This design comes from an exercise in tuning for a short achievable clock period, few clock cycles per item and low power on the open sky130 flow, not from production work. Where RTL was checked, it was by simulation tests only, not by an equivalence proof against the original. Some runs may be left out. An edit can pass the tests and still lose a function that they never use. For run 2, only the layout was checked, not whether the RTL still works.

**design/flow/constraint.sdc**
```tcl
create_clock -name core_clock -period 7.5 [get_ports {clk}]
set_input_delay 1.5000 -clock core_clock [delete_from_list [all_inputs] [get_ports {clk}]]
set_output_delay 1.5000 -clock core_clock [all_outputs]
set_load 0.01 [all_outputs]
```
**design/flow/config.mk**
```make
export PLATFORM = sky130hd
export DESIGN_NAME = PID_controller
export DESIGN_NICKNAME = PID_controller
export VERILOG_FILES = /design/flow/design.v
export SDC_FILE = /design/flow/constraint.sdc
export NUM_CORES = 4
export LEC_CHECK = 0
export CAP_MARGIN = 20
export CORE_MARGIN = 2
export CORE_UTILIZATION = 40
export SLEW_MARGIN = 20
```
**design/flow/design.v**
```verilog
`timescale 1ns / 1ps
module PID_controller #(
    parameter W = 16,
    parameter signed MAX_VAL = 32767, 
    parameter signed MIN_VAL = -32768
)(
    input logic clk,
    input logic reset_n,
    input  logic signed [W-1:0] s_axi_tdata,
    input  logic s_axi_tvalid,
    output logic s_axi_tready,
    input  logic signed [W-1:0] Kp, Ki, Kd,
    input  logic signed [W-1:0] setpoint,
    output logic [W-1:0] m_axi_tdata,
    output logic m_axi_tvalid,
    input  logic m_axi_tready
);
    logic signed [W:0] err_s1, prev_err_s1, diff_s1;
    logic valid_s1;
    logic signed [(2*W)+1:0] p_term_s2, i_term_s2, d_term_s2;
    logic valid_s2;
    logic signed [(2*W)+1:0] acc_s3; 
    logic valid_s3;
    assign s_axi_tready = m_axi_tready;
    always_ff @(posedge clk or negedge reset_n) begin
        if (!reset_n) begin
            err_s1      <= 0;
            prev_err_s1 <= 0;
            diff_s1     <= 0;
            valid_s1    <= 0;
        end else if (s_axi_tready) begin
            valid_s1 <= s_axi_tvalid;
            if (s_axi_tvalid) begin
                prev_err_s1 <= err_s1;
                err_s1 <= setpoint - $signed(s_axi_tdata);
                diff_s1 <= prev_err_s1 - err_s1;
            end
        end
    end
    always_ff @(posedge clk or negedge reset_n) begin
        if (!reset_n) begin
            p_term_s2 <= 0;
            i_term_s2 <= 0;
            d_term_s2 <= 0;
            valid_s2  <= 0;
        end else if (s_axi_tready) begin
            valid_s2  <= valid_s1;
            p_term_s2 <= err_s1 * Kp;
            i_term_s2 <= err_s1 * Ki;
            d_term_s2 <= diff_s1 * Kd;
        end
    end
    logic signed [(2*W)+1:0] full_sum;
    logic saturated;
    assign full_sum  = p_term_s2 + acc_s3 + d_term_s2;
    assign saturated = (full_sum >= MAX_VAL) || (full_sum <= MIN_VAL);
    always_ff @(posedge clk or negedge reset_n) begin
        if (!reset_n) begin
            acc_s3 <= 0;
            m_axi_tdata <= 0;
            valid_s3 <= 0;
        end else if (s_axi_tready) begin
            valid_s3 <= valid_s2;
            if (valid_s2) begin
                if (!saturated) begin
                    acc_s3 <= acc_s3 + i_term_s2;
                end
                if (full_sum > MAX_VAL)
                    m_axi_tdata <= MAX_VAL[W-1:0];
                else if (full_sum < MIN_VAL)
                    m_axi_tdata <= MIN_VAL[W-1:0];
                else
                    m_axi_tdata <= full_sum[W-1:0];
            end
        end
    end
    assign m_axi_tvalid = valid_s3;
endmodule
```
**design/flow/run.sh**
```bash
#!/bin/bash
# synth_recipe.tcl (not shown) runs the flow's synth.tcl, then flattens the netlist and writes it again
# the make line also repeats each setting of config.mk as NAME=value (left out here)
make -C /OpenROAD-flow-scripts/flow DESIGN_CONFIG=/design/flow/config.mk WORK_HOME=/design/flow/orfs CLKGATE_MAP_FILE= SYNTH_SCRIPT=/design/flow/synth_recipe.tcl finish
```
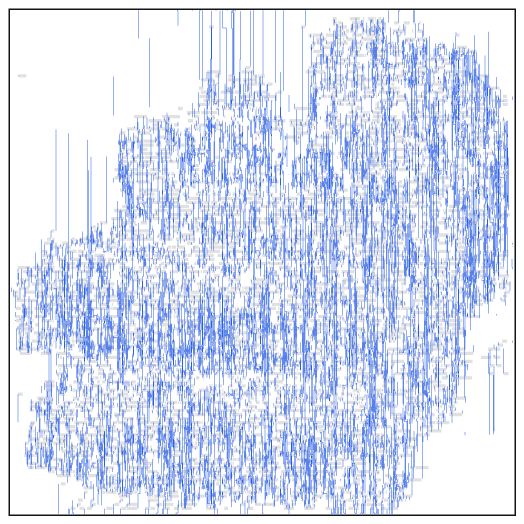
(run_1/layer_met2.png)
(1.5 px per micron)
main direction: vertical
wire length on this layer: 55.1 mm
nets with wire on the layer: 5,542
share of all routed wire: 49%
longest straight run: 85.8 microns
Detailed Route WL: 113,000 microns
overall via count from detail_route: 32,800
fraction of met2 tracks used by global routing: 36.4%

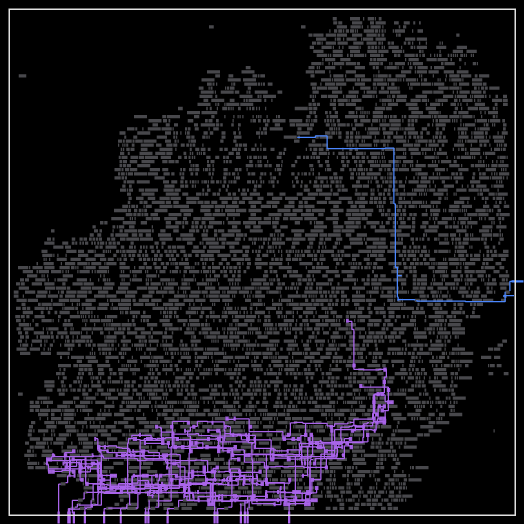
(run_1/io_fan.png)
(1.5 px per micron)
| color | port | direction | edge | end cells | buffers | wire |
|---|---|---|---|---|---|---|
| blue | s_axi_tready | output | right | 0 | 2 | 276 microns |
| purple | Ki | input | bottom | 260 | 62 | 4,400 microns |

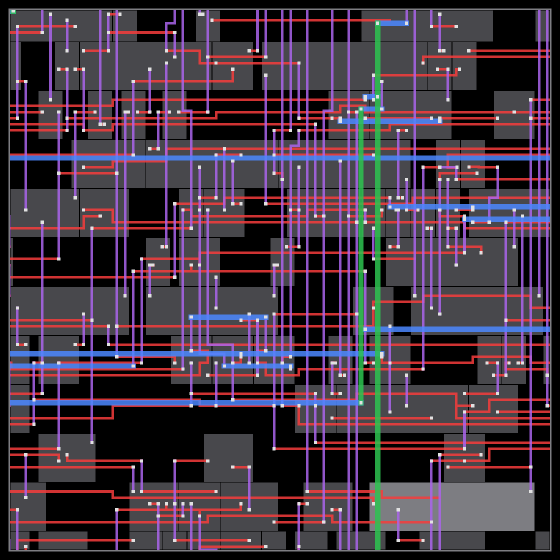
(run_1/detail.png)
Region (153, 86) to (183, 116) microns. Cells in gray, sequential cells in the stronger gray; small squares are vias.
| color | layer |
|---|---|
| green | metal 4 |
| blue | metal 3 |
| red | metal 1 |
| purple | metal 2 |
most frequent: inv_1 (15), fa_1 (12), and2_1 (10)
cells with their middle in the window: 60
netlist names of flops here include: i_term_s2 (1)
sequential cells in the window: 1

==> out/qor.yml, run 1 <==
flow_run:
  max-cap-violations: 0
critical_path:
  critPathBufInv: 8
  cp-endpoint: "p_term_s2[29]"
  worst_setup_path_start_kind: "primary input"
  reg2reg_setup_slack_ns: 0.68
  worst_r2r_startpoint: "err_s1[12]"
  critPathSlowestCell: "sky130_fd_sc_hd__fa_1"
  cp-startpoint: "Kp[1]"
  worstReg2RegEnd: "i_term_s2[30]"
  path_max_fanout: 6
  worst_path_largest_cell_delay_ns: 0.58
  cp.depth: 25
  critPathArrivalTime_ns: 7.77
  timing.critical_path.mode_cell: "sky130_fd_sc_hd__fa_1"
  worst-r2r-cell-count: 24
  critical_path.top_delay_family: "adder cells"
  timing.critical_path.to_type: "flop"
  critical_path_required_ns: 7.94
  timing_worst_setup_path_type: "in2reg"
clock_network:
  ctsRootBufferMaster: "sky130_fd_sc_hd__clkbuf_16"
  htree_num_levels: 1
  post_cts_buffers: 0
  clk_transition_reported_paths_ns: 0.06
  cts_hold_repair.buffers: 0
  clock_sinks: 203
  ctsResizeCount: 26
  tritoncts.num_buffers: 26
  tritoncts: "yes"
  clk_path_buf_depth: 3
  clock_insertion_delay_worst_skew_ns: 0.57
die:
  start_util_pct: 40.5
  placement_rows: 121
  dieArea_sq_um: 113000
  fp.dieH_microns: 336
  ios: 102
  core_region_area_sq_um: 109000
  die_width_microns: 336
  tap-cell-count: 1476
logic_synthesis:
  synth_simple_gate_area_share_pct: 14.4
  post_synth_main_area_contributors: "sky130_fd_sc_hd__fa_1 39%, sky130_fd_sc_hd__dfrtp_1 11%, sky130_fd_sc_hd__ha_1 9.9%"
  yosysWarningCount: 1
  synth-xor-area-share_pct: 3.49
  most_frequent_cells_after_synthesis: "1,003 x sky130_fd_sc_hd__inv_1, 865 x sky130_fd_sc_hd__fa_1, 532 x sky130_fd_sc_hd__nand2_1, 389 x sky130_fd_sc_hd__and2_1, 350 x sky130_fd_sc_hd__ha_1"
  post_synth_instance_area_sq_um: 44200
  synth_largest_type_area_fraction_pct: 39.2
  synthMostInstantiatedCell: "sky130_fd_sc_hd__inv_1"
  dominant_combinational_cell_family_by_area_after_synthesis: "adder cells"
  prevailing_post_synth_register_cell: "sky130_fd_sc_hd__dfrtp_1"
  synth.mux.area_fraction_pct: 3.18
  synth-seq-area-share_pct: 11.5
  synth-compound-area-share_pct: 8.17
  asyncSetResetFlopFracSynth_pct: 100
  ys_ff_latch: 203
  synthAdderAreaFrac_pct: 49.1
  synth_enable_flop_cells: 0
  ys_types: 75
  postSynthCellCount: 4747
  synth_largest_area_cell: "sky130_fd_sc_hd__fa_1"
  synthesis.area_per_instance_sq_um: 9.31
timing:
  slew_viol_final: 0
  final.hold.worst_slack_ns: 0.483
  timing.final.setup_violations: 0
  final.setup_skew_ns: 0.0194
  worstMarginPinSlew_ns: 0.939
  worst_slack_ns: 0.171
  layout_worst_path_cycle_share_pct: 97.7
  timing.max_slew.rel_slack_pct: 37.4
  max_freq_mhz: 136
  hold_viol: 0
  period_needed_ns: 7.33
  setup_total_negative_slack_ns: 0
cells_and_area:
  largest_reg_flops: 34
  area.growth.synth_to_final_pct: 16.1
  final_layout_size_suffix_gt1_share_pct: 13.2
  multiInputCombCellCount: 3369
  clk_share_pct: 1.78
  final-instance-count-excl-fill: 6635
  multi_input_gate_share_of_the_layout_cell_area_pct: 68.3
  layout.non_clock_inverters: 1003
  ff_latch_area_sq_um: 5080
  num-nonclk-buffers: 537
  commonest_non_fill_non_tap_cell_in_the_layout: "sky130_fd_sc_hd__inv_1"
  layout_nets: 6439
  layout.buffer.nonclock.area_share_pct: 9.06
  postLayoutCoreUtil_pct: 47.0
  largest_class: "multi-input combinational cells"
  n_fill_cell: 10400
  nFlopsAndLatches: 203
  register_with_the_most_flip_flops: "acc_s3"
  antennaDiodeCount: 0
  clock_buffers: 34
  multi_input_comb_area_sq_um: 35000
  sh_seq_area_pct: 9.91
  most-common-layout-cells: "999 x sky130_fd_sc_hd__inv_1, 850 x sky130_fd_sc_hd__fa_1, 528 x sky130_fd_sc_hd__nand2_1"
  layout.cell_area.non_filler_sq_um: 51300
drt:
  dr_wl_met2_microns: 55100
  routed.top_layer: "met5"
  drt_first_iter_violations: 1665
  vias_per_cell: 4.94
  final_antenna_net_count: 0
  drc_errors: 0
  drt_pre_antenna_iters: 5
  route.detailed.wl_per_inst_microns: 17.0
  met1Wirelength_microns: 51000
  met3_length_microns: 4180
hold_path:
  min-delay-path-class: "reg2reg"
  worst_hold_path.endpoint: "prev_err_s1[15]"
  worstHoldPathCells: 2
  worstHoldStart: "prev_err_s1[15]"
global_route:
  grt_util_met1_pct: 29.3
  grt_start_max_net_pins: 113
  antenna_found_initial: 1
  track_usage_pct: 21.1
  grt_util_met3_pct: 1.68
  top_usage_layer: "met2"
  wire_length_of_the_first_global_routing_pass_microns: 191000
  grt-ovfl-total: 0
  via_count_of_the_first_global_routing_pass: 35500
placed_design:
  dp_worst_setup_slack_ns: -0.847
  dp.final_hpwl_microns: 95700
  io_buffer_count: 101
  place.gp.congestion: 0.885
  post-place-cells: 6570
  placed_area_sq_um: 49700
run_status:
  outcome: "timing/DRC/antenna clean"
Testbench counts for the RTL of run 1, summed over its fixed seeds: cycles 2,424, items 2,400.
==> run 2: too many edits to list; what changed since run 1 <==
design/flow/design.v: 78 -> 1573 lines; modules unchanged: 0
  PID_controller: edited, 77 -> 1564 lines
  pid_fa: new, 4 lines
  pid_ha: new, 4 lines
==> module pid_fa as of run 2 <==
module pid_fa (input logic a, b, c, output logic s, co);
  assign s = a ^ b ^ c;
  assign co = (a & b) | (a & c) | (b & c);
endmodule
==> module pid_ha as of run 2 <==
module pid_ha (input logic a, b, output logic s, co);
  assign s = a ^ b;
  assign co = a & b;
endmodule
--- a/design/flow/config.mk
+++ b/design/flow/config.mk
@@ -10,2 +10,4 @@
 export CORE_UTILIZATION = 40
 export SLEW_MARGIN = 20
+export SYNTH_HIERARCHICAL = 1
+export SYNTH_MINIMUM_KEEP_SIZE = 0
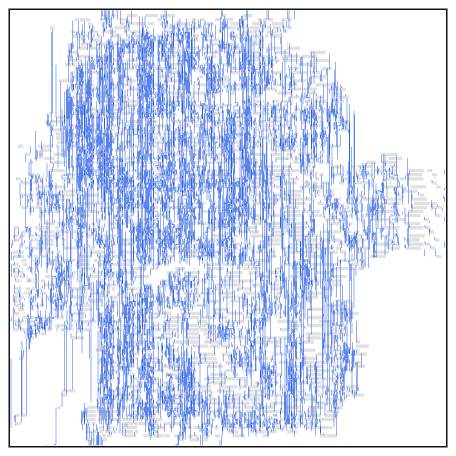
(run_2/layer_met2.png)
(1.5 px per micron)
wire length on this layer: 43.8 mm
nets with wire on the layer: 2,995
main direction: vertical
Detailed Route WL: 99,400 microns
fraction of met2 tracks used by global routing: 36.2%

==> run 2 against run 1 <==
Critical path type is now reg2reg. Critical endpoint is now pdC[14]. Register-to-register slack improved by 1.9 ns. Wire length decreased by 12%. Sequential share of layout area increased by 14 points. Highest routed layer unchanged. Synthesized area decreased by 26%.
==> out/qor.yml, run 2 <==
logic_synthesis:
  dominant_combinational_cell_family_by_area_after_synthesis: "adder cells"  # unchanged
  synth-xor-area-share_pct: 14.5  # was 3.49%
  synthAdderAreaFrac_pct: 33.2  # was 49.1%
  yosysWarningCount: 7  # was 1
  synth_enable_flop_cells: 182  # was 0
  ys_ff_latch: 326  # was 203
  synth_largest_type_area_fraction_pct: 26.8  # was 39.2%
  prevailing_post_synth_register_cell: "sky130_fd_sc_hd__edfxtp_1"  # was sky130_fd_sc_hd__dfrtp_1
  most_frequent_cells_after_synthesis: "488 x sky130_fd_sc_hd__xnor2_1, 440 x sky130_fd_sc_hd__fa_1, 385 x sky130_fd_sc_hd__a22oi_1, 219 x sky130_fd_sc_hd__clkbuf_1, 182 x sky130_fd_sc_hd__edfxtp_1"  # was 1,003 x sky130_fd_sc_hd__inv_1, 865 x sky130_fd_sc_hd__fa_1, 532 x sky130_fd_sc_hd__nand2_1, 389 x sky130_fd_sc_hd__and2_1, 350 x sky130_fd_sc_hd__ha_1
  synth-compound-area-share_pct: 14.7  # was 8.17%
  post_synth_instance_area_sq_um: 32900  # was 44,200 sq um
  synth_largest_area_cell: "sky130_fd_sc_hd__fa_1"  # unchanged
timing:
  period_needed_ns: 4.96  # was 7.33 ns
  final.setup_skew_ns: 0.0247  # was 0.0194 ns
  timing.final.setup_violations: 0  # unchanged
  slew_viol_final: 0  # unchanged
  setup_total_negative_slack_ns: 0  # unchanged
  final.hold.worst_slack_ns: 0.476  # was 0.483 ns
  timing.max_slew.rel_slack_pct: 20.3  # was 37.4%
  max_freq_mhz: 202  # was 136 MHz
  worst_slack_ns: 2.54  # was 0.171 ns
  worstMarginPinSlew_ns: 1.19  # was 0.939 ns
placed_design:
  placed_area_sq_um: 34700  # was 49,700 sq um
  dp.final_hpwl_microns: 70600  # was 95,700 microns
  place.gp.congestion: 0.886  # was 0.885
  dp_worst_setup_slack_ns: 2.39  # was -0.847 ns
  io_buffer_count: 101  # unchanged
drt:
  drt_first_iter_violations: 2543  # was 1,665
  via_count: 23400  # was 32,800
  drt_pre_antenna_iters: 7  # was 5
  final_antenna_net_count: 0  # unchanged
  vias_per_cell: 5.89  # was 4.94
  met1Wirelength_microns: 41100  # was 51,000 microns
  drc_errors: 0  # unchanged
  routed.top_layer: "met5"  # unchanged
  dr_wl_met2_microns: 43800  # was 55,100 microns
  route.detailed.wl_per_inst_microns: 25.0  # was 17.0 microns
clock_network:
  ctsResizeCount: 0  # was 26
  post_cts_buffers: 0  # unchanged
  clk_path_buf_depth: 3  # unchanged
  tritoncts: "yes"  # unchanged
  tritoncts.num_buffers: 41  # was 26
  ctsRootBufferMaster: "sky130_fd_sc_hd__clkbuf_16"  # unchanged
  cts_hold_repair.buffers: 0  # unchanged
  clock_insertion_delay_worst_skew_ns: 0.59  # was 0.57 ns
critical_path:
  critPathBufInv: 1  # was 8
  cp.depth: 9  # was 25
  worstReg2RegEnd: "pdC[14]"  # was i_term_s2[30]
  worst_r2r_startpoint: "e1[8]"  # was err_s1[12]
  critPathSlowestCell: "sky130_fd_sc_hd__dfrtp_1"  # was sky130_fd_sc_hd__fa_1
  cp-startpoint: "e1[8]"  # was Kp[1]
  cp-endpoint: "pdC[14]"  # was p_term_s2[29]
  critPathArrivalTime_ns: 5.28  # was 7.77 ns
  critical_path.top_delay_family: "adder cells"  # unchanged
  worst_path_largest_cell_delay_ns: 0.90  # was 0.58 ns
  timing.critical_path.to_type: "flop"  # unchanged
  worst_setup_path_start_kind: "flop"  # was primary input
  timing.critical_path.mode_cell: "sky130_fd_sc_hd__fa_1"  # unchanged
cells_and_area:
  final-instance-count-excl-fill: 3976  # was 6,635
  layout.non_clock_inverters: 131  # was 1,003
  multi_input_gate_share_of_the_layout_cell_area_pct: 63.1  # was 68.3%
  nFlopsAndLatches: 326  # was 203
  layout.cell_area.non_filler_sq_um: 36000  # was 51,300 sq um
  commonest_non_fill_non_tap_cell_in_the_layout: "sky130_fd_sc_hd__xnor2_1"  # was sky130_fd_sc_hd__inv_1
  multiInputCombCellCount: 2219  # was 3,369
  antennaDiodeCount: 0  # unchanged
  sh_seq_area_pct: 24.2  # was 9.91%
  clock_buffers: 61  # was 34
  postLayoutCoreUtil_pct: 44.1  # was 47.0%
  largest_class: "multi-input combinational cells"  # unchanged
  layout_nets: 3566  # was 6,439
  layout.buffer.nonclock.area_share_pct: 3.93  # was 9.06%
  ff_latch_area_sq_um: 8720  # was 5080 sq um
run_status:
  outcome: "timing/DRC/antenna clean"  # unchanged
hold_path:
  min-delay-path-class: "reg2reg"  # unchanged
  worstHoldPathCells: 2  # unchanged
  worst_hold_path.endpoint: "vA"  # was prev_err_s1[15]
  worstHoldStart: "vA"  # was prev_err_s1[15]
die:
  die_width_microns: 291  # was 336 microns
  dieArea_sq_um: 84500  # was 113,000 sq um
  ios: 102  # unchanged
  tap-cell-count: 1070  # was 1,476
  core_region_area_sq_um: 81700  # was 109,000 sq um
  fp.dieH_microns: 291  # was 336 microns
global_route:
  via_count_of_the_first_global_routing_pass: 25000  # was 35,500
  wire_length_of_the_first_global_routing_pass_microns: 153000  # was 191,000 microns
  antenna_found_initial: 2  # was 1
  grt_start_max_net_pins: 82  # was 113
  grt-ovfl-total: 0  # unchanged
  top_usage_layer: "met2"  # unchanged
  grt_util_met3_pct: 6.32  # was 1.68%
flow_run:
  max-cap-violations: 0  # unchanged
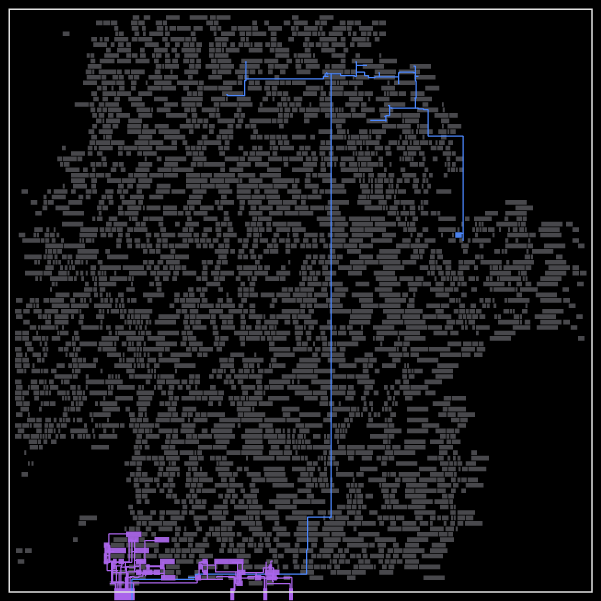
(run_2/io_fan.png)
(2 px per micron)
| color | port | direction | edge | end cells | buffers | wire |
|---|---|---|---|---|---|---|
| blue | s_axi_tready | output | bottom | 1 | 1 | 651 microns |
| purple | Ki | input | bottom | 38 | 16 | 682 microns |

what the ideal ports hide:
The flow's constraints put no driver on any port. The routed layouts listed below were extracted and timed again, unchanged, in two steps.
Step 1, drivers: a clkbuf_16 drives clk and a buf_2 each remaining input, both assumed.
Step 2 moves the port delays by t, midway between the first and last clock arrival at a register: inputs arrive t later, outputs are due t later. That takes back most of the time a late clock gives input paths.
Three values: no drivers, after step 1, after step 2; two values: the first two.
run | shift t [ns] | setup WS [ns] | hold WS [ns]
run 1 | 0.629 | 0.171 / 0.214 / -0.414 | 0.483 / 0.483 / 0.483
run 2 | 0.639 | 2.539 / 2.539 / 2.539 | 0.476 / 0.476 / 0.476
With both steps, setup timing fails in run 1, where it was met with ideal ports. For run 1, which loses most, drivers alone change the setup slack by +0.043 ns; drivers and shift together by -0.585 ns.
